Source: an optimization exercise on an open RTL-to-GDS flow (aim: small area). Production flows keep margins and buffers that such runs may drop.
RTL that was checked went through simulation tests only; none was proved equivalent to the original.
The series may have gaps, and a smaller design here may also do less where the tests do not look.
The RTL of runs 3 and 4 was laid out without a check of its function.
With no activity given, the tool overestimates toggling in this design, so its power and IR-drop figures are unreliable.

Fig. 1: run 1, IR drop map
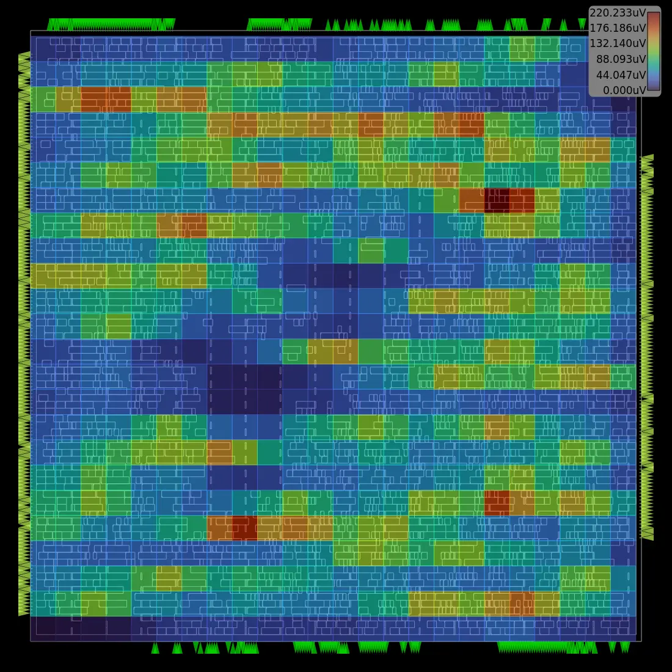
Fig. 2: run 1, M3 wires
Drawn at 2 px/um.
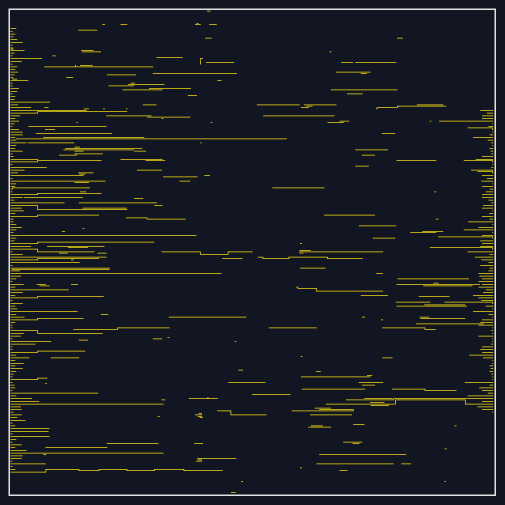
Fig. 3: run 1, sequential cells colored by instance or generate block
Drawn at 2 px/um. Other cells in gray.
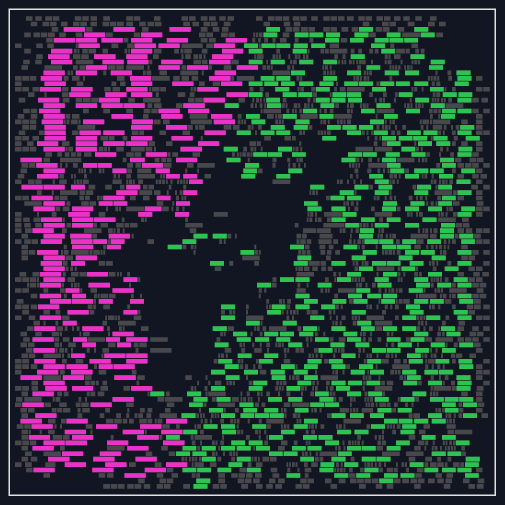
Fig. 4: run 1, a small window of the routed layout
Region (172, 51) to (192, 71) um. Cells in gray, sequential cells in the stronger gray; small squares are vias.
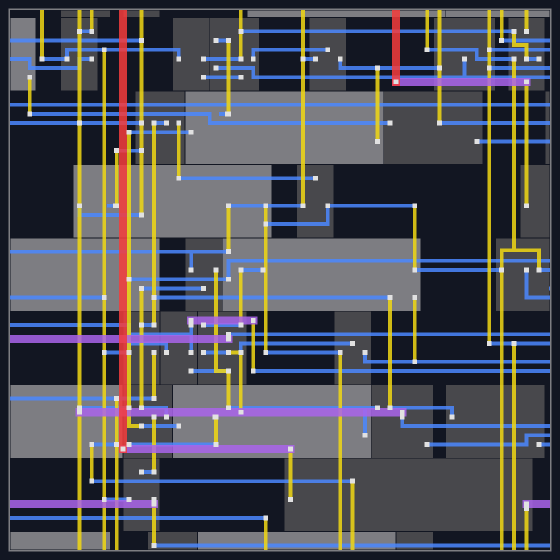
==> design/flow/config.mk <==
export PLATFORM = sky130hd
export DESIGN_NAME = arp_top
export DESIGN_NICKNAME = arp_top
export VERILOG_FILES = /design/flow/design.v
export SDC_FILE = /design/flow/constraint.sdc
export NUM_CORES = 4
export LEC_CHECK = 0
export CAP_MARGIN = 20
export CORE_MARGIN = 2
export CORE_UTILIZATION = 40
export SLEW_MARGIN = 20
==> design/flow/constraint.sdc <==
create_clock -name core_clock -period 5.0 [get_ports {clk}]
set_input_delay 1.0000 -clock core_clock [delete_from_list [all_inputs] [get_ports {clk}]]
set_output_delay 1.0000 -clock core_clock [all_outputs]
set_load 0.01 [all_outputs]
==> design/flow/design.v <==
`timescale 1ns / 1ps
module arp_transm(hdw_lenth,pro_lenth,operation,hdr_type,proto_type,send_hdr_addr,send_ip_addr,target_hdr_addr,target_ip_addr,output_transmit,clk,rst,output_ackw,input_hold);
input [15:0] hdr_type;         
input [15:0] proto_type;       
input [47:0] send_hdr_addr;    
input [31:0] send_ip_addr;     
input [47:0] target_hdr_addr;  
input [31:0] target_ip_addr;   
input [7:0] hdw_lenth;
input [7:0] pro_lenth;
input [15:0] operation;
input clk;                     
input rst;                     
output reg [31:0] output_transmit;  
output reg output_ackw;   
output reg input_hold;
 reg [31:0] M0;
 reg [31:0] M1;
 reg [31:0] M2;
 reg [31:0] M3;
 reg [31:0] M4;
 reg [31:0] M5;
 reg [31:0] M6;
 parameter s0=3'b000;
 parameter s1=3'b001;
 parameter s2=3'b010;
 parameter s3=3'b011;
 parameter s4=3'b100;
 parameter s5=3'b101;
 parameter s6=3'b110;
reg [2:0]state;
reg [2:0]next_state;
always@(posedge clk)
begin
  if(rst)
  begin
    M6 <= 0;
  end
  else if(output_ackw)
  begin
    M0 <= {hdr_type,proto_type};
    M1 <= {hdw_lenth,pro_lenth,operation};
    M2 <= send_hdr_addr[47:16];
    M3 <= {send_hdr_addr[15:0],send_ip_addr[31:16]};
    M4 <= {send_ip_addr[15:0],target_hdr_addr[47:32]};
    M5 <= target_hdr_addr[31:0];
    M6 <= target_ip_addr;
  end
end
always@(posedge clk)
begin
  if(rst)
    state<=s6;
  else
    state<=next_state;
end
always@(*)
begin
output_ackw=0;
input_hold=1;
case(state)
s0 : begin
     next_state=s1;
     output_transmit=M0;
     end
s1 : begin
     next_state=s2;
     output_transmit=M1;
     end
s2 : begin
     next_state=s3;
     output_transmit=M2;
     end
s3 : begin
     next_state=s4;
     output_transmit=M3;
     end
s4 : begin
     next_state=s5;
     output_transmit=M4;
     end
s5 : begin
     next_state=s6;
     output_transmit=M5;
     end
s6 : begin
     next_state=s0;
     output_transmit=M6;
     output_ackw=1;
     input_hold=0;
     end
default : begin
     next_state=s0;
     output_transmit=0;
     end
endcase
end
endmodule
`timescale 1ns / 1ps
module arpn_c(input_rx,hdw_length,pro_length,operation,hdr_type,proto_type,send_hdr_addr,send_ip_addr,target_hdr_addr,target_ip_addr,clk,rst,input_ackw);
input [31:0]input_rx;
output reg [15:0] hdr_type;
output reg [15:0] proto_type;
output reg [47:0] send_hdr_addr;
output reg [31:0] send_ip_addr;
output reg [47:0] target_hdr_addr;
output reg [31:0] target_ip_addr;
output reg[7:0]hdw_length;
output reg [7:0]pro_length;
output reg [15:0]operation;
input clk;
input rst;
output reg input_ackw;
 reg [31:0] M0;
 reg [31:0] M1;
 reg [31:0] M2;
 reg [31:0] M3;
 reg [31:0] M4;
 reg [31:0] M5;
 reg [31:0] M6;
 parameter s0=3'b000;
 parameter s1=3'b001;
 parameter s2=3'b010;
 parameter s3=3'b011;
 parameter s4=3'b100;
 parameter s5=3'b101;
 parameter s6=3'b110;
reg [2:0]state;
reg [2:0]next_state;
always@(posedge clk)
begin
if(rst)
state<=s0;
else
state<=next_state;
end
always@(*)
begin
input_ackw=0;
case(state)
s0 : next_state=s1;
s1 : next_state=s2;
s2 : next_state=s3;
s3 : next_state=s4;
s4 : next_state=s5;
s5 : next_state=s6;
s6 : begin
     next_state=s0;
     input_ackw=1;
     end
default : next_state=s0;
endcase
end
always@(posedge clk)
begin
if(rst)
begin
M0<=0;
M1<=0;
M2<=0;
M3<=0;
M4<=0;
M5<=0;
M6<=0;
end
else
begin
if(state==s0) M0<=input_rx;
if(state==s1) M1<=input_rx;
if(state==s2) M2<=input_rx;
if(state==s3) M3<=input_rx;
if(state==s4) M4<=input_rx;
if(state==s5) M5<=input_rx;
if(state==s6) M6<=input_rx;
end
end
always@(posedge clk)
begin
if(rst)
begin
hdr_type<=0;
proto_type<=0;
hdw_length<=0;
pro_length<=0;
operation<=0;
send_hdr_addr<=0;
send_ip_addr<=0;
target_hdr_addr<=0;
target_ip_addr<=0;
end
else
begin
hdr_type<=M0[31:16];
proto_type<=M0[15:0];
hdw_length<=M1[31:24];
pro_length<=M1[23:16];
operation<=M1[15:0];
send_hdr_addr<={M2,M3[31:16]};
send_ip_addr<={M3[15:0],M4[31:16]};
target_hdr_addr<={M4[15:0],M5};
target_ip_addr<=M6;
end
end
endmodule
`timescale 1ns / 1ps
module arp_top(
  input         clk,
  input         rst,
  input  [15:0] tx_hdr_type,
  input  [15:0] tx_proto_type,
  input  [7:0]  tx_hdw_length,
  input  [7:0]  tx_pro_length,
  input  [15:0] tx_operation,
  input  [47:0] tx_send_hdr_addr,
  input  [31:0] tx_send_ip_addr,
  input  [47:0] tx_target_hdr_addr,
  input  [31:0] tx_target_ip_addr,
  output [31:0] tx_data,
  output        tx_ackw,
  output        tx_hold,
  input  [31:0] rx_data,
  output [15:0] rx_hdr_type,
  output [15:0] rx_proto_type,
  output [7:0]  rx_hdw_length,
  output [7:0]  rx_pro_length,
  output [15:0] rx_operation,
  output [47:0] rx_send_hdr_addr,
  output [31:0] rx_send_ip_addr,
  output [47:0] rx_target_hdr_addr,
  output [31:0] rx_target_ip_addr,
  output        rx_ackw
);
arp_transm u_tx(
  .hdw_lenth(tx_hdw_length), .pro_lenth(tx_pro_length), .operation(tx_operation),
  .hdr_type(tx_hdr_type), .proto_type(tx_proto_type),
  .send_hdr_addr(tx_send_hdr_addr), .send_ip_addr(tx_send_ip_addr),
  .target_hdr_addr(tx_target_hdr_addr), .target_ip_addr(tx_target_ip_addr),
  .output_transmit(tx_data), .clk(clk), .rst(rst),
  .output_ackw(tx_ackw), .input_hold(tx_hold));
arpn_c u_rx(
  .input_rx(rx_data), .hdw_length(rx_hdw_length), .pro_length(rx_pro_length),
  .operation(rx_operation), .hdr_type(rx_hdr_type), .proto_type(rx_proto_type),
  .send_hdr_addr(rx_send_hdr_addr), .send_ip_addr(rx_send_ip_addr),
  .target_hdr_addr(rx_target_hdr_addr), .target_ip_addr(rx_target_ip_addr),
  .clk(clk), .rst(rst), .input_ackw(rx_ackw));
endmodule
==> design/flow/run.sh <==
#!/bin/bash
# synth_recipe.tcl (not shown) runs the flow's synth.tcl, then flattens the netlist and writes it again
# the make line also repeats each setting of config.mk as NAME=value (left out here)
make -C /OpenROAD-flow-scripts/flow DESIGN_CONFIG=/design/flow/config.mk WORK_HOME=/design/flow/orfs CLKGATE_MAP_FILE= SYNTH_SCRIPT=/design/flow/synth_recipe.tcl finish
==> results.txt, run 1 <==
outcome - no timing/DRC/antenna violations
Crit. End Element - output pin
worst path arrival time - 3.36 ns
Sink Count - 678
mux contribution to synthesized area - 3.21%
1st-pass router iterations - 5
largest family of logic cells by synthesized area - simple AND/OR/NAND/NOR gates
clock latency (worst-skew pair) - 0.60 ns
worst reg2reg path startpoint - u_tx.state[2]
ys flop type - dfxtp_1
nets - 2,786
library cells used by synthesis - 33
Final HPWL DP - 46,300 um
worst-margin pin slew - 1.05 ns
HP Class - register to register
Antenna Nets Post-Route - 0
R2R depth - 4
number of remaining DRC errors - 0
Post-Syn Instances - 2,052
Post-Syn Area - 22,700 sq um
total negative slack - 0 ns
clk root buf - clkbuf_16
Synth Area in Simple Gates - 17.0%
final setup vio count - 0
Mapped Nets - 2,310
clk slew on worst S/H paths - 0.06 ns
largest net degree at the start of global routing - 184
Die X - 242 um
vias per cell - 4.85
Final period util - 87.2%
critical setup path kind - register to output pin
worst slack at placement - 1.26 ns
worst-path fanout max - 58
io pins - 517
maximum clock path buffer count - 3
compound-cell area share of the yosys netlist - 8.40%
core area - 56,300 sq um
WHS Path Cells - 2
initial antenna violation count - 8
setup bufs post-CTS - 0
unrepaired setup endpoints after global routing - false
Fmax - 229 MHz
Max-cap violations - 0
synth warn - 2
CP startpoint - u_tx.state[2]
## Picture notes: Fig. 1

## Picture notes: Fig. 2
The wires run mostly horizontal. The layer carries 5,440 um of wire. The longest straight run is 135 um. 374 nets have wire on it. The layer holds 8.2% of the routed length.
Vias: 16,200
met3 GRT Util: 6.33%
final wirelength: 66,500 um

## Picture notes: Fig. 3
Key: green = u_rx [placed flops 451]; magenta = u_tx [placed flops 227]

## Picture notes: Fig. 4
Key: purple = M3; blue = M1; yellow = M2; red = M4
Sequential cells in the window: 6. Most frequent: nand2_1 (10), dfxtp_1 (6), a21oi_1 (4). 26 logic cells have their middle in the window. Netlist names of flops here include u_rx.M6 (4), u_rx.target_ip_addr (2).

run 1: placed cells by master (no fill, tap or decap), types with 3 or more instances in the layout:
cell               n
nand2_1          543
nor3b_1           17
edfxtp_1         192
o211ai_1          17
and3b_1            4
clkbuf_16         72
mux2_1             6
a32oi_1           14
clkdlybuf4s50_1  515
mux2_2            57
a22oi_1           32
inv_6              3
clkbuf_1          19
nand3_1           14
nor3b_4            4
bufinv_16          4
clkbuf_8           8
dfxtp_1          484
nor2b_1          224
buf_4             27
a21oi_1          275
clkinv_2          13
clkinv_1           3
run 1: Yosys cell counts (2+ instances only):
| library cell | number | share of area (%) |
|---|---|---|
| nand2_1 | 543 | 9.0 |
| dfxtp_1 | 486 | 43 |
| a21oi_1 | 275 | 6.1 |
| nor2b_1 | 226 | 6.2 |
| edfxtp_1 | 192 | 25 |
| clkbuf_1 | 68 | 1.1 |
| mux2_2 | 57 | 2.8 |
| buf_2 | 48 | 1.1 |
| a22oi_1 | 32 | 1.1 |
| nor3b_1 | 17 | 0.56 |
| o211ai_1 | 17 | 0.56 |
| a32oi_1 | 14 | 0.54 |
| buf_4 | 14 | 0.46 |
| nand3_1 | 14 | 0.31 |
| buf_6 | 8 | 0.40 |
| mux2_1 | 6 | 0.30 |
| and3b_1 | 4 | 0.15 |
| buf_1 | 4 | 0.066 |
| nor3b_4 | 3 | 0.25 |
| or3b_1 | 3 | 0.12 |
| a211o_1 | 2 | 0.077 |
| a211oi_1 | 2 | 0.066 |
| inv_2 | 2 | 0.033 |
| mux2i_1 | 2 | 0.088 |
| nand2b_1 | 2 | 0.055 |
| nand3b_1 | 2 | 0.066 |
| nor2_1 | 2 | 0.033 |
| or3_1 | 2 | 0.055 |
run 1: critical path, stage by stage, from the launching register on:
cell	delay [ns]
dfxtp_4	0.84
buf_4	0.54
and3b_1	0.25
buf_4	0.28
nand2_1	0.13
nand3_1	0.17
clkdlybuf4s50_1	0.54
run 1: layer usage:
| layer | routed length, um | GRT usage (%) | vias to the layer above |
|---|---|---|---|
| li1 | - | - | 7800 |
| met1 | 28200 | 28.0 | 7672 |
| met2 | 31500 | 36.1 | 604 |
| met3 | 5440 | 6.33 | 94 |
| met4 | 1350 | 6.57 | 14 |
| met5 | 93 | 0 | - |
run 1: worst paths after layout:
check                end  slack (ns)
min          u_rx.M3[19]        0.45
max          tx_data[15]        0.64
max reg2reg   u_tx.M2[0]        1.64
min reg2reg  u_rx.M3[19]        0.45
run 1: metrics by stage:
stage          cell area, sq um  hold slack, ns  std cells  util, %
5_1_grt                   30700           0.463       3338     54.5
3_3_place_gp              28400           0.430       3212     50.5
4_1_cts                   30700           0.448       3337     54.5
6_report                  30700           0.448       3338     54.5
3_5_place_dp              28400           0.433       3212     50.5
2_1_floorplan             22700           0.432       2052        -
run 1: cell families after synthesis:
| group | count (synthesis) |
|---|---|
| DFF | 678 |
| AOI/OAI and AO/OA | 343 |
| and+or+nand+nor | 821 |
| muxes | 65 |
| buffers and inverters | 145 |
run 1: registers in the layout, summed over array words and instances, names as in the netlist, 32 cells and up:
name,flops
u_rx.M5,32
u_rx.M3,32
u_tx.M1,32
u_tx.M3,32
u_rx.send_ip_addr,32
u_tx.M4,32
u_tx.M2,32
u_rx.M2,32
u_rx.M4,32
u_rx.target_hdr_addr,48
u_rx.M6,32
u_tx.M5,32
u_tx.M6,32
u_rx.send_hdr_addr,48
u_rx.M0,32
u_rx.target_ip_addr,32
u_tx.M0,32
u_rx.M1,32
run 1: final cells by class:
class	instances	area [sq um]
multi-input cells	1229	6530
inverters	3	11.3
fillers	4822	25600
flip-flops and latches	678	15500
well taps	756	946
clock buffers	99	1980
repair buffers	546	5420
diodes	1	2.50
clock inverters	26	289
==> inputs of run 2 (changes only) <==
==> design/flow/design.v (replaced) <==
`timescale 1ns / 1ps
module arp_top(
  input         clk,
  input         rst,
  input  [15:0] tx_hdr_type,
  input  [15:0] tx_proto_type,
  input  [7:0]  tx_hdw_length,
  input  [7:0]  tx_pro_length,
  input  [15:0] tx_operation,
  input  [47:0] tx_send_hdr_addr,
  input  [31:0] tx_send_ip_addr,
  input  [47:0] tx_target_hdr_addr,
  input  [31:0] tx_target_ip_addr,
  output [31:0] tx_data,
  output        tx_ackw,
  output        tx_hold,
  input  [31:0] rx_data,
  output reg [15:0] rx_hdr_type,
  output reg [15:0] rx_proto_type,
  output reg [7:0]  rx_hdw_length,
  output reg [7:0]  rx_pro_length,
  output reg [15:0] rx_operation,
  output reg [47:0] rx_send_hdr_addr,
  output reg [31:0] rx_send_ip_addr,
  output reg [47:0] rx_target_hdr_addr,
  output reg [31:0] rx_target_ip_addr,
  output        rx_ackw
);
reg [2:0] s;
always @(posedge clk)
  if (rst)
    s <= 3'd7;
  else if (s == 3'd6)
    s <= 3'd0;
  else if (s == 3'd7)
    s <= 3'd1;
  else
    s <= s + 3'd1;
wire ld = (s == 3'd0) | (s == 3'd7);    
assign tx_ackw = ld;
assign tx_hold = ~ld;
assign rx_ackw = (s == 3'd6);
reg [31:0] h, q1, q2, q3, q4, q5, q6;
wire ldh = ld & ~rst;
wire shh = ~ld & ~rst;
always @(posedge clk) begin
  h  <= ({32{ldh}} & {tx_hdr_type, tx_proto_type}) | ({32{shh}} & q1);
  q1 <= ({32{ld}} & {tx_hdw_length, tx_pro_length, tx_operation}) | ({32{~ld}} & q2);
  q2 <= ({32{ld}} & tx_send_hdr_addr[47:16]) | ({32{~ld}} & q3);
  q3 <= ({32{ld}} & {tx_send_hdr_addr[15:0], tx_send_ip_addr[31:16]}) | ({32{~ld}} & q4);
  q4 <= ({32{ld}} & {tx_send_ip_addr[15:0], tx_target_hdr_addr[47:32]}) | ({32{~ld}} & q5);
  q5 <= ({32{ld}} & tx_target_hdr_addr[31:0]) | ({32{~ld}} & q6);
  q6 <= tx_target_ip_addr;
end
assign tx_data = h;
reg [31:0] b;
always @(posedge clk)
  b <= rx_data;
wire [6:0] wr;
assign wr[0] = (s == 3'd1);
assign wr[1] = (s == 3'd2);
assign wr[2] = (s == 3'd3);
assign wr[3] = (s == 3'd4);
assign wr[4] = (s == 3'd5);
assign wr[5] = (s == 3'd6);
assign wr[6] = (s == 3'd0);
wire [6:0] en = wr & {7{~rst}};
wire [6:0] kp = ~wr & {7{~rst}};
always @(posedge clk) begin
  {rx_hdr_type, rx_proto_type} <= ({32{en[0]}} & b) | ({32{kp[0]}} & {rx_hdr_type, rx_proto_type});
  {rx_hdw_length, rx_pro_length, rx_operation} <= ({32{en[1]}} & b) | ({32{kp[1]}} & {rx_hdw_length, rx_pro_length, rx_operation});
  rx_send_hdr_addr[47:16] <= ({32{en[2]}} & b) | ({32{kp[2]}} & rx_send_hdr_addr[47:16]);
  {rx_send_hdr_addr[15:0], rx_send_ip_addr[31:16]} <= ({32{en[3]}} & b) | ({32{kp[3]}} & {rx_send_hdr_addr[15:0], rx_send_ip_addr[31:16]});
  {rx_send_ip_addr[15:0], rx_target_hdr_addr[47:32]} <= ({32{en[4]}} & b) | ({32{kp[4]}} & {rx_send_ip_addr[15:0], rx_target_hdr_addr[47:32]});
  rx_target_hdr_addr[31:0] <= ({32{en[5]}} & b) | ({32{kp[5]}} & rx_target_hdr_addr[31:0]);
  rx_target_ip_addr <= ({32{en[6]}} & b) | ({32{kp[6]}} & rx_target_ip_addr);
end
endmodule
==> run 2 against run 1 <==
Sequential cell count decreased by 195; first-iteration DRC count decreased by 59%; non-clock buffer count decreased by 16; core utilization increased by 4.1 points; synthesized cell count decreased by 36%; cell area decreased by 26%; setup slack improved by 1.1 ns; critical path type unchanged; largest cell class unchanged; highest routed layer unchanged.
==> results.txt, run 2 <==
clock latency (worst-skew pair) - 0.58 ns
most common cell after layout, fill and taps aside - clkdlybuf4s50_1
Fin Hold WS - 0.441 ns
dpl cell area - 21,200 sq um
mux contribution to synthesized area - 13.6%
final core occ - 58.7%
number of remaining DRC errors - 0
compound-cell area share of the yosys netlist - 13.8%
worst slack at placement - 2.20 ns
Final HPWL DP - 36,400 um
most common cell in the netlist - dfxtp_1
1st-pass router iterations - 5
core area - 38,900 sq um
clk slew on worst S/H paths - 0.06 ns
Mapped Nets - 1,588
worst-margin pin slew - 1.10 ns
FILL cells - 3,339
total negative slack - 0 ns
Post-Syn Instances - 1,322
ys flop type - dfxtp_1
setup bufs post-CTS - 0
Sink Count - 483
outcome - no timing/DRC/antenna violations
CP max stage cell - clkdlybuf4s50_1
slowest stage delay, CP - 0.67 ns
HP Class - register to register
[run 2: layout make-up]
| cell class | instances | area (sq um) | area share, % |
|---|---|---|---|
| clock inverter | 7 | 121 | 0.532 |
| tap | 518 | 648 | 2.84 |
| timing repair buffer | 530 | 5280 | 23.1 |
| multi-input combinational | 569 | 5020 | 22.0 |
| antenna | 4 | 10.0 | 0.0439 |
| inverter | 165 | 619 | 2.71 |
| sequential | 483 | 9670 | 42.4 |
| clock buffer | 76 | 1450 | 6.35 |
[run 2: logic make-up after synthesis]
family / after synthesis
adder cells (fa/ha/maj): 8
AND/OR/NAND/NOR: 106
AO/OA/AOI/OAI: 261
buffers and inverters: 270
flip-flops: 483
multiplexers: 194
[run 2: metal layers]
layer | track usage, % | share of wire, % | up-vias
li1 | - | - | 5553
met1 | 26.7 | 39 | 5471
met2 | 39.3 | 47 | 451
met3 | 8.91 | 9.5 | 88
met4 | 10.6 | 3.7 | 12
met5 | 0 | 0.15 | -
[run 2: final timing paths]
kind,from,to,slack (ns),cells after the start
max,s[2],tx_hold,1.75,2
min,q4[11],q3[11],0.44,1
max reg2reg,s[0],rx_operation[14],2.51,6
min reg2reg,q4[11],q3[11],0.44,1
Fig. 5: run 2, M3 wires
Drawn at 2 px/um.
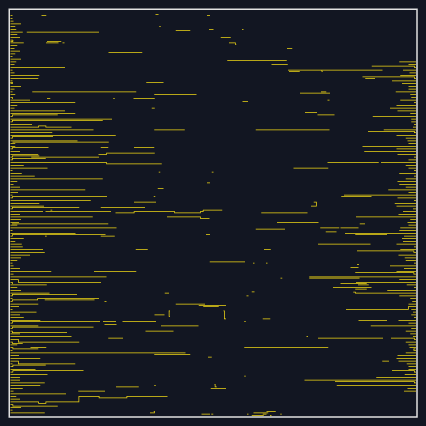
The layer carries 4,780 um of wire. 322 nets have wire on it. The longest straight run is 87.2 um.
final wirelength: 50,200 um
Vias: 11,600
met3 GRT Util: 8.91%

Fig. 6: run 2, a small window of the routed layout
Region (142, 41) to (162, 61) um. Cells in gray, sequential cells in the stronger gray; small squares are vias.
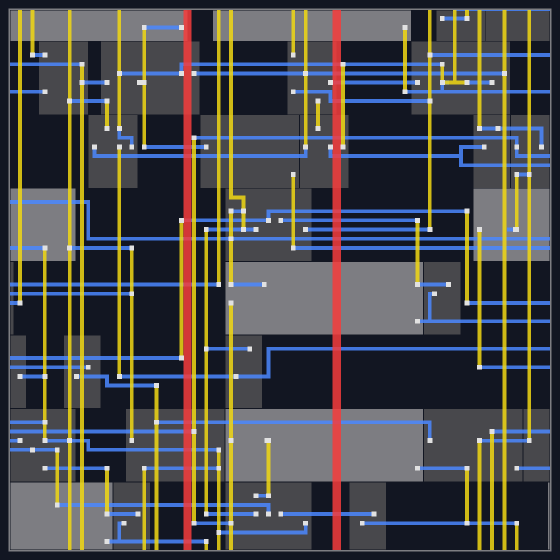
Key: yellow = M2; red = M4; blue = M1
Most frequent: inv_1 (6). Sequential cells in the window: 3. 21 logic cells have their middle in the window.

Fig. 7: run 2, wiring by layer
Drawn at 2 px/um.
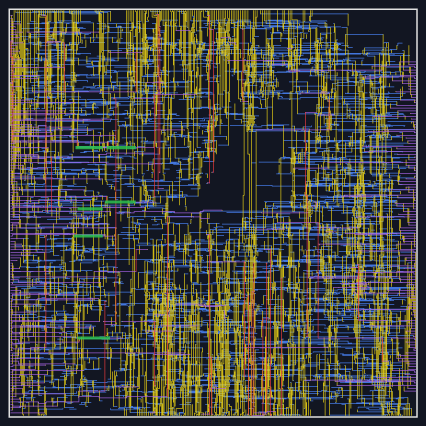
Key: red = M4 [wire length 1,850 um]; green = M5 [wire length 77.3 um]; purple = M3 [wire length 4,780 um]; blue = M1 [wire length 19,700 um]; yellow = M2 [wire length 23.8 mm]
gr usage total: 23.5%
drt wl/cell: 21.3 um

==> inputs of run 3 (changes only) <==
==> design/flow/design.v (replaced) <==
`timescale 1ns / 1ps
module arp_sel(
  input         a,
  input  [31:0] x,
  input         b,
  input  [31:0] y,
  output [31:0] o
);
assign o = ({32{a}} & x) | ({32{b}} & y);
endmodule
`timescale 1ns / 1ps
module arp_top(
  input         clk,
  input         rst,
  input  [15:0] tx_hdr_type,
  input  [15:0] tx_proto_type,
  input  [7:0]  tx_hdw_length,
  input  [7:0]  tx_pro_length,
  input  [15:0] tx_operation,
  input  [47:0] tx_send_hdr_addr,
  input  [31:0] tx_send_ip_addr,
  input  [47:0] tx_target_hdr_addr,
  input  [31:0] tx_target_ip_addr,
  output [31:0] tx_data,
  output        tx_ackw,
  output        tx_hold,
  input  [31:0] rx_data,
  output [15:0] rx_hdr_type,
  output [15:0] rx_proto_type,
  output [7:0]  rx_hdw_length,
  output [7:0]  rx_pro_length,
  output [15:0] rx_operation,
  output [47:0] rx_send_hdr_addr,
  output [31:0] rx_send_ip_addr,
  output [47:0] rx_target_hdr_addr,
  output [31:0] rx_target_ip_addr,
  output        rx_ackw
);
reg       ld, sh;
reg [6:0] wr, nwr;
always @(posedge clk) begin
  ld  <= rst | wr[5];
  sh  <= ~rst & ~wr[5];
  wr  <= {7{~rst}} & {wr[5:0], ld};
  nwr <= {7{rst}} | ~{wr[5:0], ld};
end
assign tx_ackw = ld;
assign tx_hold = sh;
assign rx_ackw = wr[5];
reg  [31:0] h, q1, q2, q3, q4, q5, q6;
wire [31:0] h_d, q1_d, q2_d, q3_d, q4_d, q5_d;
wire ldh = ld & ~rst;
wire shh = sh & ~rst;
arp_sel u_h (.a(ldh), .x({tx_hdr_type, tx_proto_type}),                      .b(shh), .y(q1), .o(h_d));
arp_sel u_q1(.a(ld),  .x({tx_hdw_length, tx_pro_length, tx_operation}),      .b(sh),  .y(q2), .o(q1_d));
arp_sel u_q2(.a(ld),  .x(tx_send_hdr_addr[47:16]),                           .b(sh),  .y(q3), .o(q2_d));
arp_sel u_q3(.a(ld),  .x({tx_send_hdr_addr[15:0], tx_send_ip_addr[31:16]}),  .b(sh),  .y(q4), .o(q3_d));
arp_sel u_q4(.a(ld),  .x({tx_send_ip_addr[15:0], tx_target_hdr_addr[47:32]}),.b(sh),  .y(q5), .o(q4_d));
arp_sel u_q5(.a(ld),  .x(tx_target_hdr_addr[31:0]),                          .b(sh),  .y(q6), .o(q5_d));
always @(posedge clk) begin
  h  <= h_d;
  q1 <= q1_d;
  q2 <= q2_d;
  q3 <= q3_d;
  q4 <= q4_d;
  q5 <= q5_d;
  q6 <= tx_target_ip_addr;
end
assign tx_data = h;
reg  [31:0] b;
reg  [31:0] f0, f1, f2, f3, f4, f5, f6;
wire [31:0] f0_d, f1_d, f2_d, f3_d, f4_d, f5_d, f6_d;
always @(posedge clk)
  b <= rx_data;
wire [6:0] en = wr & {7{~rst}};
wire [6:0] kp = nwr & {7{~rst}};
arp_sel u_f0(.a(en[0]), .x(b), .b(kp[0]), .y(f0), .o(f0_d));
arp_sel u_f1(.a(en[1]), .x(b), .b(kp[1]), .y(f1), .o(f1_d));
arp_sel u_f2(.a(en[2]), .x(b), .b(kp[2]), .y(f2), .o(f2_d));
arp_sel u_f3(.a(en[3]), .x(b), .b(kp[3]), .y(f3), .o(f3_d));
arp_sel u_f4(.a(en[4]), .x(b), .b(kp[4]), .y(f4), .o(f4_d));
arp_sel u_f5(.a(en[5]), .x(b), .b(kp[5]), .y(f5), .o(f5_d));
arp_sel u_f6(.a(en[6]), .x(b), .b(kp[6]), .y(f6), .o(f6_d));
always @(posedge clk) begin
  f0 <= f0_d;
  f1 <= f1_d;
  f2 <= f2_d;
  f3 <= f3_d;
  f4 <= f4_d;
  f5 <= f5_d;
  f6 <= f6_d;
end
assign {rx_hdr_type, rx_proto_type} = f0;
assign {rx_hdw_length, rx_pro_length, rx_operation} = f1;
assign rx_send_hdr_addr = {f2, f3[31:16]};
assign rx_send_ip_addr = {f3[15:0], f4[31:16]};
assign rx_target_hdr_addr = {f4[15:0], f5};
assign rx_target_ip_addr = f6;
endmodule
--- a/design/flow/config.mk
+++ b/design/flow/config.mk
@@ -8,4 +8,7 @@
 export CAP_MARGIN = 20
 export CORE_MARGIN = 2
 export CORE_UTILIZATION = 40
+export CTS_BUF_LIST = sky130_fd_sc_hd__clkbuf_4 sky130_fd_sc_hd__clkbuf_8
 export SLEW_MARGIN = 20
+export SYNTH_HIERARCHICAL = 1
+export SYNTH_MINIMUM_KEEP_SIZE = 0
==> run 3 against run 2 <==
Critical path depth is 1 lower; synthesized area is 7.6% lower; still clean on timing, DRC and antenna; setup slack worse by 0.043 ns; critical path type unchanged; maximum frequency is 1.3% lower; cell area is 6.9% lower; sequential share of layout area is 4.4 points higher; global-route usage hardly changed; non-clock buffer count is 5 higher; register-to-register slack better by 0.33 ns; sequential cell count is 13 higher; count of clock-buffer cells in the layout is 49 higher.
==> results.txt, run 3 <==
Max-cap violations - 0
Mapped Nets - 1,275
Yosys top cell area share - 67.7%
most common cell in the netlist - dfxtp_1
gr usage total - 23.6%
commonest non-fill, non-tap cells in the layout - 516 x clkdlybuf4s50_1, 494 x dfxtp_1, 390 x a22o_1
ys flop type - dfxtp_1
fin cells - 2,076
library cells used by synthesis - 10
CP max stage cell - dfxtp_4
FILL cells - 2,965
HP Class - register to register
Post-Syn Area - 14,700 sq um
CP Cell Sequence - clkdlybuf4s50_1
storage element area - 9940 sq um
unrepaired setup endpoints after global routing - false
Crit. End Element - output pin
vias per cell - 5.02
design area - 21,300 sq um
Final HPWL DP - 32,900 um
final wirelength - 46,300 um
drt wl/cell - 22.3 um
setup bufs post-CTS - 0
Sink Count - 496
clock latency (worst-skew pair) - 0.62 ns
Post-Syn Instances - 1,017
Final period util - 65.8%
critical path's top delay family - flip-flops
dpl cell area - 19,700 sq um
clk root buf - clkbuf_8
commonest cells in the netlist - 496 x dfxtp_1, 390 x a22o_1, 79 x buf_6
slowest stage delay, CP - 0.92 ns
Fmax - 304 MHz
Antenna Nets Post-Route - 0
clk slew on worst S/H paths - 0.06 ns
synth warn - 7
most common cell after layout, fill and taps aside - clkdlybuf4s50_1
nets - 1,811
initial antenna violation count - 8
multi-input logic area - 3870 sq um
post-placement cell count - 1,940
outcome - no timing/DRC/antenna violations
worst path arrival time - 2.29 ns
worst-margin pin slew - 1.05 ns
critical setup path kind - register to output pin
largest area contributor in the netlist - dfxtp_1
worst-path fanout max - 85
Fin Hold WS - 0.374 ns
WP buf/inv - 1
io pins - 517
-- run 3: final timing paths --
path,to,start,cells after the start,slack [ns]
worst max-delay path,tx_hold,sh,1,1.71
worst min-delay path,nwr[2],wr[1],1,0.37
worst max register to register,q1[1],ld,2,2.84
worst min register to register,nwr[2],wr[1],1,0.37
-- run 3: layout make-up --
| type | count | area share (%) |
|---|---|---|
| flip-flops and latches | 496 | 46.7 |
| repair buffers | 535 | 25.0 |
| multi-input cells | 441 | 18.2 |
| clock buffers | 125 | 7.06 |
| well taps | 468 | 2.75 |
| clock inverters | 7 | 0.218 |
| diodes | 4 | 0.0471 |
-- run 3: routing by layer --
metal  up-vias  wire length, um  global-route usage, %  part of all wire [%]
met2       465            22100                   39.2                    48
met1      4883            18000                   26.9                    39
met5         -               55                      0                  0.12
li1       4959                -                      -                     -
met4         8             1700                   10.4                   3.7
met3        98             4400                   9.08                   9.5
-- run 3: Yosys stat by module, one instance, submodules excluded --
module / cell area (sq um) / times used / cells
arp_sel: 350 / 13 / 38
arp_top: 10100 / 1 / 523
-- run 3: through the flow --
stage	util, %	setup slack, ns
after global placement	54.2	1.93
after CTS	58.5	1.65
after global routing	58.5	1.59
after floorplan	-	3.02
final	58.5	1.71
after detailed placement	54.2	1.84
-- run 3: cells by family (layout without fill, tap and decap cells) --
family          after synthesis  in the layout  share of synthesized area, %
other cells                   0              4                             0
buf+inv                      80            667                          6.12
simple gates                 25             25                          1.06
compound gates              416            416                          25.1
flops                       496            496                          67.7
Fig. 8: run 3, a small window of the routed layout
Region (137, 39) to (157, 59) um. Cells in gray, sequential cells in the stronger gray; small squares are vias.
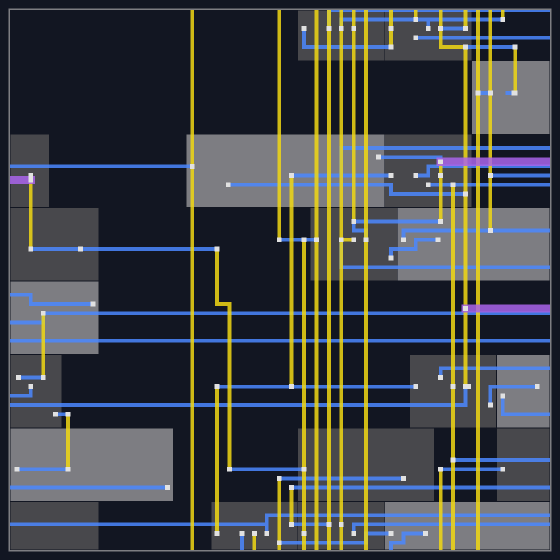
Key: purple = M3; blue = M1; yellow = M2
Sequential cells in the window: 4. Most frequent: a22o_1 (8), dfxtp_1 (4). 16 logic cells have their middle in the window. Netlist names of flops here include f4 (2).

Fig. 9: run 3, wiring heat map
Drawn at 2 px/um. The die is cut into 39 by 39 equal tiles; white is low, dark blue is high, scaled to the fullest tile. Values are wire area over tile area, all layers added.
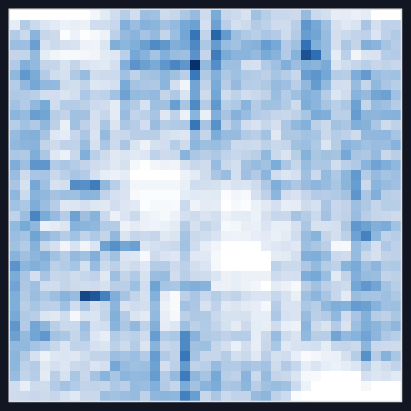
The mean over all tiles is 0.20. The emptiest ninth of the die: middle. The densest ninth of the die: top middle. The fullest tile reaches 0.70.

Fig. 10: run 3, M3 wires
Drawn at 2 px/um.
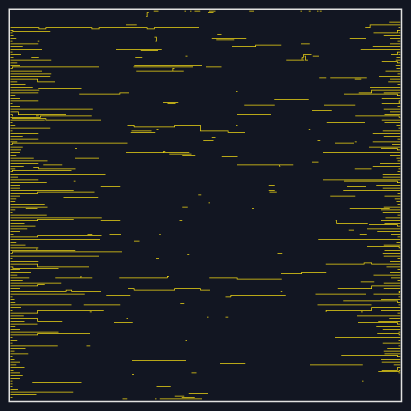
The wires run mostly horizontal. 328 nets have wire on it.
Vias: 10,400
met3 GRT Util: 9.08%

==> inputs of run 4 (changes only) <==
--- a/design/flow/config.mk
+++ b/design/flow/config.mk
@@ -8,7 +8,6 @@
 export CAP_MARGIN = 20
 export CORE_MARGIN = 2
 export CORE_UTILIZATION = 40
-export CTS_BUF_LIST = sky130_fd_sc_hd__clkbuf_4 sky130_fd_sc_hd__clkbuf_8
 export SLEW_MARGIN = 20
 export SYNTH_HIERARCHICAL = 1
 export SYNTH_MINIMUM_KEEP_SIZE = 0
==> run 4 against run 3 <==
Die area is the same; clock skew shrank 0.011 ns; register-to-register slack is essentially flat; core utilization grew 0.52 points; critical path type unchanged.
==> results.txt, run 4 <==
slowest stage delay, CP - 0.91 ns
Post-Syn Area - 14,700 sq um
largest area contributor in the netlist - dfxtp_1
outcome - no timing/DRC/antenna violations
setup bufs post-CTS - 0
number of remaining DRC errors - 0
FILL cells - 2,928
XOR/XNOR Fraction of Synth Area - 0%
core area - 36,300 sq um
post-synthesis adder-cell area fraction - 0%
Antenna Nets Post-Route - 0
Final period util - 65.1%
worst-path fanout max - 85
Area contributors post-synth - dfxtp_1 68%, a22o_1 23%, buf_6 6.1%
most common cell in the netlist - dfxtp_1
critical setup path kind - register to output pin
largest family of logic cells by synthesized area - compound AO/OA/AOI/OAI gates
ys flop type - dfxtp_1
fin cells - 2,036
clk root buf - clkbuf_16
post-placement cell count - 1,940
mux contribution to synthesized area - 0%
largest net degree at the start of global routing - 88
design area - 21,400 sq um
commonest non-fill, non-tap cells in the layout - 516 x clkdlybuf4s50_1, 494 x dfxtp_1, 390 x a22o_1
dpl cell area - 19,700 sq um
worst-margin pin slew - 1.07 ns
Fmax - 307 MHz
clk slew on worst S/H paths - 0.06 ns
Mapped Nets - 1,275
HP Class - register to register
vias per cell - 5.06
Final HPWL DP - 32,900 um
CP Cell Sequence - clkdlybuf4s50_1
1st-pass router iterations - 5
worst path arrival time - 2.26 ns
WP buf/inv - 1
most common cell after layout, fill and taps aside - clkdlybuf4s50_1
synth warn - 7
unrepaired setup endpoints after global routing - false
io pins - 517
Max-cap violations - 0
Synth Area in Simple Gates - 1.06%
Fin Hold WS - 0.385 ns
Sink Count - 496
Crit. End Element - output pin
Yosys top cell area share - 67.7%
total negative slack - 0 ns
commonest cells in the netlist - 496 x dfxtp_1, 390 x a22o_1, 79 x buf_6
final setup vio count - 0
initial antenna violation count - 8
clock latency (worst-skew pair) - 0.58 ns
clk_skew - 0.0167 ns
-- run 4: layout make-up --
| class | instances | area, sq um | share of cell area, % |
|---|---|---|---|
| multi-input cells | 441 | 3870 | 18.0 |
| repair buffers | 535 | 5310 | 24.7 |
| clock inverters | 15 | 225 | 1.05 |
| well taps | 468 | 586 | 2.73 |
| clock buffers | 76 | 1510 | 7.04 |
| flip-flops and latches | 496 | 9940 | 46.3 |
| diodes | 5 | 12.5 | 0.0583 |
-- run 4: kinds of logic after synthesis --
group | Yosys count
AOI/OAI and AO/OA | 416
buffers and inverters | 80
and+or+nand+nor | 25
DFF | 496
-- run 4: worst reg2reg max path: cells and delay by family, from the launching register on --
family | cells | cell delay [ns]
buffers and inverters | 1 | 0.78
flip-flops | 1 | 0.91
AO/OA/AOI/OAI | 1 | 0.39
-- run 4: layer usage --
metal  GRT usage (%)  up-vias  share of wire [%]
met4            10.1        6                3.8
met5               0        -              0.089
met3            8.39       81                9.4
li1                -     4906                  -
met2            38.8      426                 48
met1            27.1     4873                 39
-- run 4: metrics by stage --
stage	utilization [%]	worst slack (ns)
after floorplan	-	3.02
after global placement	54.2	1.93
after detailed placement	54.2	1.84
after CTS	59.0	1.70
after global routing	59.0	1.63
final	59.0	1.74
-- run 4: path summary, 6_finish.rpt --
kind | slack [ns] | endpoint | startpoint | cells after the start
worst max-delay path | 1.74 | tx_hold | sh | 1
worst min-delay path | 0.38 | nwr[2] | wr[1] | 1
worst max register to register | 2.84 | q1[1] | ld | 2
worst min register to register | 0.38 | nwr[2] | wr[1] | 1
-- run 4: modules after synthesis (local to each module, per instance) --
| module | area (sq um) | flip-flops and latches | cells | copies in the design |
|---|---|---|---|---|
| arp_top | 10100 | 496 | 523 | 1 |
| arp_sel | 350 | 0 | 38 | 13 |
Fig. 11: run 4, IR drop map
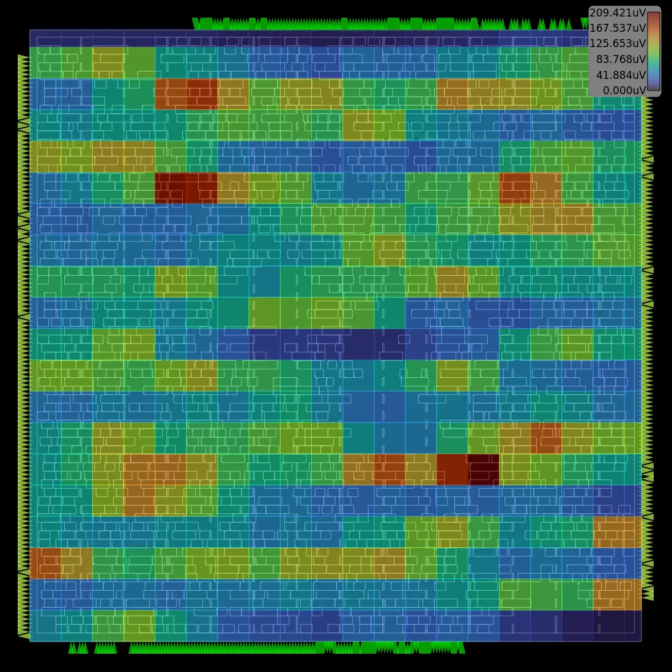

Fig. 12: run 4, wiring heat map
Drawn at 2 px/um. The die is cut into 39 by 39 equal tiles; white is low, dark blue is high, scaled to the fullest tile. Values are wire area over tile area, all layers added.
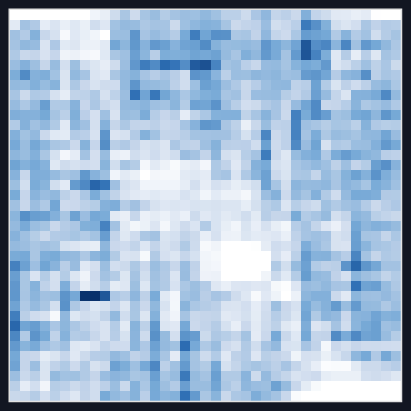
3.4% of the tiles are nearly empty. 13% of the tiles are over half the peak. The mean over all tiles is 0.20. The emptiest ninth of the die: middle. The fullest tile reaches 0.63.
gr usage total: 23.3%
Vias: 10,300
drt wl/cell: 22.6 um
final wirelength: 46,000 um

Fig. 13: run 4, M3 wires
Drawn at 2 px/um.
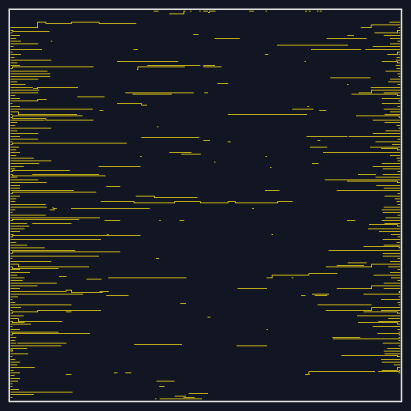
The layer carries 4,310 um of wire. The layer holds 9.4% of the routed length. The wires run mostly horizontal. The longest straight run is 63.9 um.

## Run 5: files that changed since run 4, shown whole
removed: design/flow/run.sh
==> design/flow/design.v <==
`timescale 1ns / 1ps
module arp_sel(
  input         a,
  input  [31:0] x,
  input         b,
  input  [31:0] y,
  output [31:0] o
);
assign o = ({32{a}} & x) | ({32{b}} & y);
endmodule
module arp_oai(
  input         a,
  input  [31:0] x,
  input         b,
  input  [31:0] y,
  output [31:0] o
);
assign o = ~(({32{a}} | x) & ({32{b}} | y));
endmodule
module arp_obb(
  input         a,
  input  [31:0] x,
  input         b,
  input  [31:0] y,
  output [31:0] o
);
assign o = ~((~{32{a}} | ~x) & ({32{b}} | y));
endmodule
`timescale 1ns / 1ps
module arp_top(
  input         clk,
  input         rst,
  input  [15:0] tx_hdr_type,
  input  [15:0] tx_proto_type,
  input  [7:0]  tx_hdw_length,
  input  [7:0]  tx_pro_length,
  input  [15:0] tx_operation,
  input  [47:0] tx_send_hdr_addr,
  input  [31:0] tx_send_ip_addr,
  input  [47:0] tx_target_hdr_addr,
  input  [31:0] tx_target_ip_addr,
  output [31:0] tx_data,
  output        tx_ackw,
  output        tx_hold,
  input  [31:0] rx_data,
  output [15:0] rx_hdr_type,
  output [15:0] rx_proto_type,
  output [7:0]  rx_hdw_length,
  output [7:0]  rx_pro_length,
  output [15:0] rx_operation,
  output [47:0] rx_send_hdr_addr,
  output [31:0] rx_send_ip_addr,
  output [47:0] rx_target_hdr_addr,
  output [31:0] rx_target_ip_addr,
  output        rx_ackw
);
reg       ld;
reg [6:0] wr;
always @(posedge clk) begin
  ld <= rst | wr[5];
  wr <= {7{~rst}} & {wr[5:0], ld};
end
wire sh = ~ld;
assign tx_ackw = ld;
assign tx_hold = sh;
assign rx_ackw = wr[5];
reg  [31:0] h, q1n, q2, q3n, q4, q5n, q6;
wire [31:0] h_d, q1n_d, q2_d, q3n_d, q4_d, q5n_d;
wire ldh  = ld & ~rst;    
wire nshh = ld | rst;     
arp_oai u_q1(.a(sh), .x({tx_hdw_length, tx_pro_length, tx_operation}),       .b(ld), .y(q2),  .o(q1n_d));
arp_oai u_q3(.a(sh), .x({tx_send_hdr_addr[15:0], tx_send_ip_addr[31:16]}),   .b(ld), .y(q4),  .o(q3n_d));
arp_oai u_q5(.a(sh), .x(tx_target_hdr_addr[31:0]),                           .b(ld), .y(q6),  .o(q5n_d));
arp_obb u_h (.a(ldh), .x({tx_hdr_type, tx_proto_type}),                      .b(nshh), .y(q1n), .o(h_d));
arp_obb u_q2(.a(ld),  .x(tx_send_hdr_addr[47:16]),                           .b(ld),   .y(q3n), .o(q2_d));
arp_obb u_q4(.a(ld),  .x({tx_send_ip_addr[15:0], tx_target_hdr_addr[47:32]}),.b(ld),   .y(q5n), .o(q4_d));
always @(posedge clk) begin
  h   <= h_d;
  q1n <= q1n_d;
  q2  <= q2_d;
  q3n <= q3n_d;
  q4  <= q4_d;
  q5n <= q5n_d;
  q6  <= tx_target_ip_addr;
end
assign tx_data = h;
reg  [31:0] b;
reg  [31:0] f0, f1, f2, f3, f4, f5, f6;
wire [31:0] f0_d, f1_d, f2_d, f3_d, f4_d, f5_d, f6_d;
always @(posedge clk)
  b <= rx_data;
wire [6:0] en = wr & {7{~rst}};
wire [6:0] kp = ~(wr | {7{rst}});
arp_sel u_f0(.a(en[0]), .x(b), .b(kp[0]), .y(f0), .o(f0_d));
arp_sel u_f1(.a(en[1]), .x(b), .b(kp[1]), .y(f1), .o(f1_d));
arp_sel u_f2(.a(en[2]), .x(b), .b(kp[2]), .y(f2), .o(f2_d));
arp_sel u_f3(.a(en[3]), .x(b), .b(kp[3]), .y(f3), .o(f3_d));
arp_sel u_f4(.a(en[4]), .x(b), .b(kp[4]), .y(f4), .o(f4_d));
arp_sel u_f5(.a(en[5]), .x(b), .b(kp[5]), .y(f5), .o(f5_d));
arp_sel u_f6(.a(en[6]), .x(b), .b(kp[6]), .y(f6), .o(f6_d));
always @(posedge clk) begin
  f0 <= f0_d;
  f1 <= f1_d;
  f2 <= f2_d;
  f3 <= f3_d;
  f4 <= f4_d;
  f5 <= f5_d;
  f6 <= f6_d;
end
assign {rx_hdr_type, rx_proto_type} = f0;
assign {rx_hdw_length, rx_pro_length, rx_operation} = f1;
assign rx_send_hdr_addr = {f2, f3[31:16]};
assign rx_send_ip_addr = {f3[15:0], f4[31:16]};
assign rx_target_hdr_addr = {f4[15:0], f5};
assign rx_target_ip_addr = f6;
endmodule
==> design/flow/flow/run.sh <==
#!/bin/bash
# The standard layout (standard.sh, ORFS on its usual steps), with
# one change: the buffers that ORFS puts on every input and output port are
# the platform's smallest buffer (buf_1) instead of the one the resizer
# picks by default. make's full output goes to standard.log here.
set -euo pipefail
bash standard.sh "BUFFER_PORTS_ARGS=-buffer_cell sky130_fd_sc_hd__buf_1" finish > standard.log 2>&1
==> design/flow/standard.sh <==
#!/bin/bash
# synth_recipe.tcl (not shown) runs the flow's synth.tcl, then flattens the netlist and writes it again
# the make line also repeats each setting of config.mk as NAME=value (left out here)
make -C /OpenROAD-flow-scripts/flow DESIGN_CONFIG=/design/flow/config.mk WORK_HOME=/design/flow/orfs CLKGATE_MAP_FILE= SYNTH_SCRIPT=/design/flow/synth_recipe.tcl "${@:-finish}"
==> design/flow/config.mk <==
export PLATFORM = sky130hd
export DESIGN_NAME = arp_top
export DESIGN_NICKNAME = arp_top
export VERILOG_FILES = /design/flow/design.v
export SDC_FILE = /design/flow/constraint.sdc
export NUM_CORES = 4
export LEC_CHECK = 0
export CAP_MARGIN = 20
export CORE_MARGIN = 2
export CORE_UTILIZATION = 70
export CTS_BUF_LIST = sky130_fd_sc_hd__clkbuf_8
export CTS_CLUSTER_DIAMETER = 100
export CTS_CLUSTER_SIZE = 20
export SLEW_MARGIN = 20
export SYNTH_HIERARCHICAL = 1
export SYNTH_MINIMUM_KEEP_SIZE = 0
==> run 5 against run 4 <==
Synthesized cell count decreased by 1.6%; final cell count decreased by 14%; critical path depth unchanged; die area decreased by 44%; sequential cell count decreased by 8; synthesized area decreased by 4.0%; first-iteration DRC count increased by 66%; via count increased by 2.6%; cell area decreased by 25%; maximum frequency increased by 28%.
==> results.txt, run 5 <==
Crit. End Element - output pin
CP startpoint - ld
Yosys top cell area share - 69.4%
design area - 16,100 sq um
setup bufs post-CTS - 0
most common cell after layout, fill and taps aside - buf_1
initial antenna violation count - 8
multi-input logic area - 3540 sq um
worst-margin pin slew - 1.01 ns
clk_skew - 0.0350 ns
commonest non-fill, non-tap cells in the layout - 516 x buf_1, 487 x dfxtp_1, 210 x a22o_1
worst reg2reg path startpoint - ld
largest net degree at the start of global routing - 113
Post-Syn Instances - 1,001
final core occ - 82.4%
clock latency (worst-skew pair) - 0.62 ns
Fmax - 393 MHz
io pins - 517
worst-path fanout max - 58
CP max stage cell - dfxtp_4
commonest cells in the netlist - 488 x dfxtp_1, 210 x a22o_1, 96 x o22ai_1, 96 x o2bb2ai_1, 61 x buf_6
final setup vio count - 0
Final HPWL DP - 30,100 um
outcome - no timing/DRC/antenna violations
Area contributors post-synth - dfxtp_1 69%, a22o_1 13%, o2bb2ai_1 6.0%
HP Start - q1n[11]
most common cell in the netlist - dfxtp_1
storage element area - 9770 sq um
library cells used by synthesis - 13
Fin Hold WS - 0.398 ns
ys flop type - dfxtp_1
WP buf/inv - 1
FILL cells - 1,222
number of remaining DRC errors - 0
1st-pass router iterations - 5
Die X - 146 um
synth warn - 7
dpl cell area - 15,700 sq um
Post-Syn Area - 14,100 sq um
Final period util - 50.9%
worst path arrival time - 1.54 ns
Antenna Nets Post-Route - 0
largest area contributor in the netlist - dfxtp_1
## run 5: cell count changes after synthesis, moves of 8 or more
cell	previous run	this run
dfxtp_1	496	488
buf_2	0	15
buf_6	79	61
a22o_2	26	14
nor2b_1	15	1
o2bb2ai_1	0	96
a22o_1	390	210
o22ai_1	0	96
## run 5: worst reg2reg max path, delay by kind of cell (launching register included)
kind	cells	cell delay [ns]
AOI/OAI and AO/OA	1	0.31
DFF	1	0.72
buffers and inverters	1	0.84
## run 5: path summary, 6_finish.rpt
path,endpoint,cells past startpoint
hold reg to reg,h[11],1
setup / recovery,tx_ackw,1
hold / removal,h[11],1
setup reg to reg,q4[11],2
## run 5: cell type report
class / count / area share, %
diodes: 9 / 0.140
clock buffers: 29 / 2.47
inverters: 1 / 0.0233
flip-flops and latches: 488 / 60.6
well taps: 265 / 2.05
multi-input cells: 433 / 22.0
clock inverters: 2 / 0.124
repair buffers: 530 / 12.7
## run 5: kinds of logic after synthesis
family | Yosys count | share of synthesized area, %
DFF | 488 | 69.4
and+or+nand+nor | 17 | 0.693
buffers and inverters | 80 | 5.60
AOI/OAI and AO/OA | 416 | 24.3
## run 5: metrics by stage
| step | setup slack [ns] | std cells |
|---|---|---|
| after floorplan | 2.48 | 1001 |
| after global placement | 2.24 | 1717 |
| after detailed placement | 2.15 | 1717 |
| after CTS | 2.44 | 1748 |
| after global routing | 2.32 | 1754 |
| final | 2.46 | 1757 |
## run 5: layer usage
metal	vias up	part of all wire, %	global-route usage (%)
li1	4803	-	-
met1	5016	35	41.9
met2	607	48	61.0
met3	134	11	11.8
met4	2	6.1	19.1
met5	-	0.032	0
## run 5: per-module statistics from Yosys, one instance, submodules excluded
module   copies in the design  cells  flops+latches  cell area [sq um]
arp_sel                     7     38              0                350
arp_obb                     3     38              0                329
arp_oai                     3     38              0                251
arp_top                     1    507            488               9880
Fig. 14: run 5, wiring heat map
Drawn at 2 px/um. The die is cut into 29 by 29 equal tiles; white is low, dark blue is high, scaled to the fullest tile. Values are wire area over tile area, all layers added.
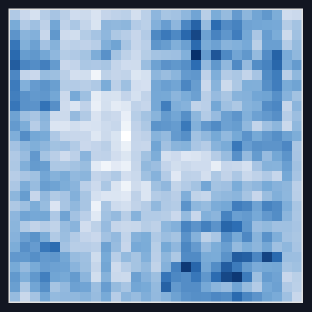
The mean over all tiles is 0.34. The fullest tile reaches 0.79. 33% of the tiles are over half the peak. 0.10% of the tiles are nearly empty.
drt wl/cell: 23.3 um
final wirelength: 41,000 um
gr usage total: 36.5%
Vias: 10,600

Fig. 15: run 5, wiring by layer
Drawn at 3 px/um.
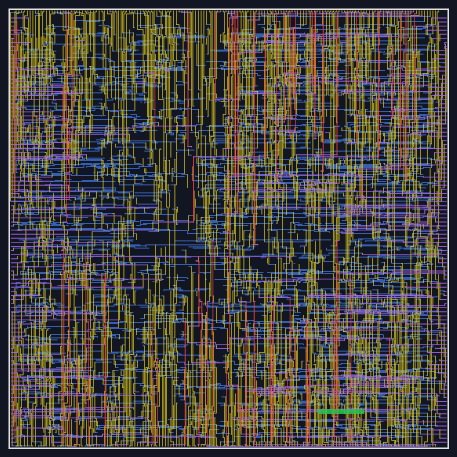
Key: blue = M1 [wire length 14,100 um]; green = M5 [wire length 13.8 um]; purple = M3 [wire length 4,490 um]; yellow = M2 [wire length 19,800 um]; red = M4 [wire length 2,510 um]

Fig. 16: run 5, a small window of the routed layout
Region (99, 26) to (119, 46) um. Cells in gray, sequential cells in the stronger gray; small squares are vias.
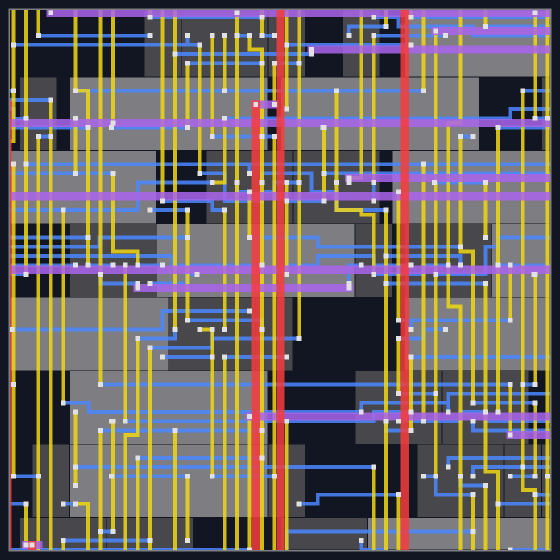
Key: red = M4; blue = M1; purple = M3; yellow = M2
Most frequent: dfxtp_1 (10), a22o_1 (9), buf_1 (9). 28 logic cells have their middle in the window. Netlist names of flops here include f4 (4), f3 (3), f6 (3). Sequential cells in the window: 10.

static timing again, ports no longer ideal:
In the flow no input, the clock included, has a driving cell. The finished layouts below were timed again as built, in two steps.
Step 1, drivers: a clkbuf_16 drives clk and a buf_2 each remaining input, both assumed.
Step 2, shift: input delay + t, output delay - t, t = (earliest + latest rising clock arrival at the registers) / 2. This alone moves slack from input paths to output paths.
a / b / c = no drivers / after step 1 / after step 2; a / b = the first two.
run	t (ns)	setup WS [ns]	hold WS [ns]	worst setup path after step 2	clock arrival spread, ns
run 1	0.653	0.638 / 0.580 / 1.234	0.448 / 0.448 / 0.448	register to output	0.017 / 0.017
run 2	0.626	1.753 / 1.697 / 2.173	0.441 / 0.441 / 0.441	input to register	0.020 / 0.020
run 3	0.656	1.709 / 1.661 / 1.860	0.374 / 0.374 / 0.374	input to register	0.028 / 0.028
run 4	0.629	1.743 / 1.691 / 1.855	0.385 / 0.385 / 0.385	input to register	0.019 / 0.019
run 5	0.643	2.456 / 2.413 / 2.170	0.398 / 0.398 / 0.398	input to register	0.049 / 0.048
After both steps every run listed still meets setup and hold. For run 5, which loses most, drivers alone change the setup slack by -0.043 ns; drivers and shift together by -0.286 ns.
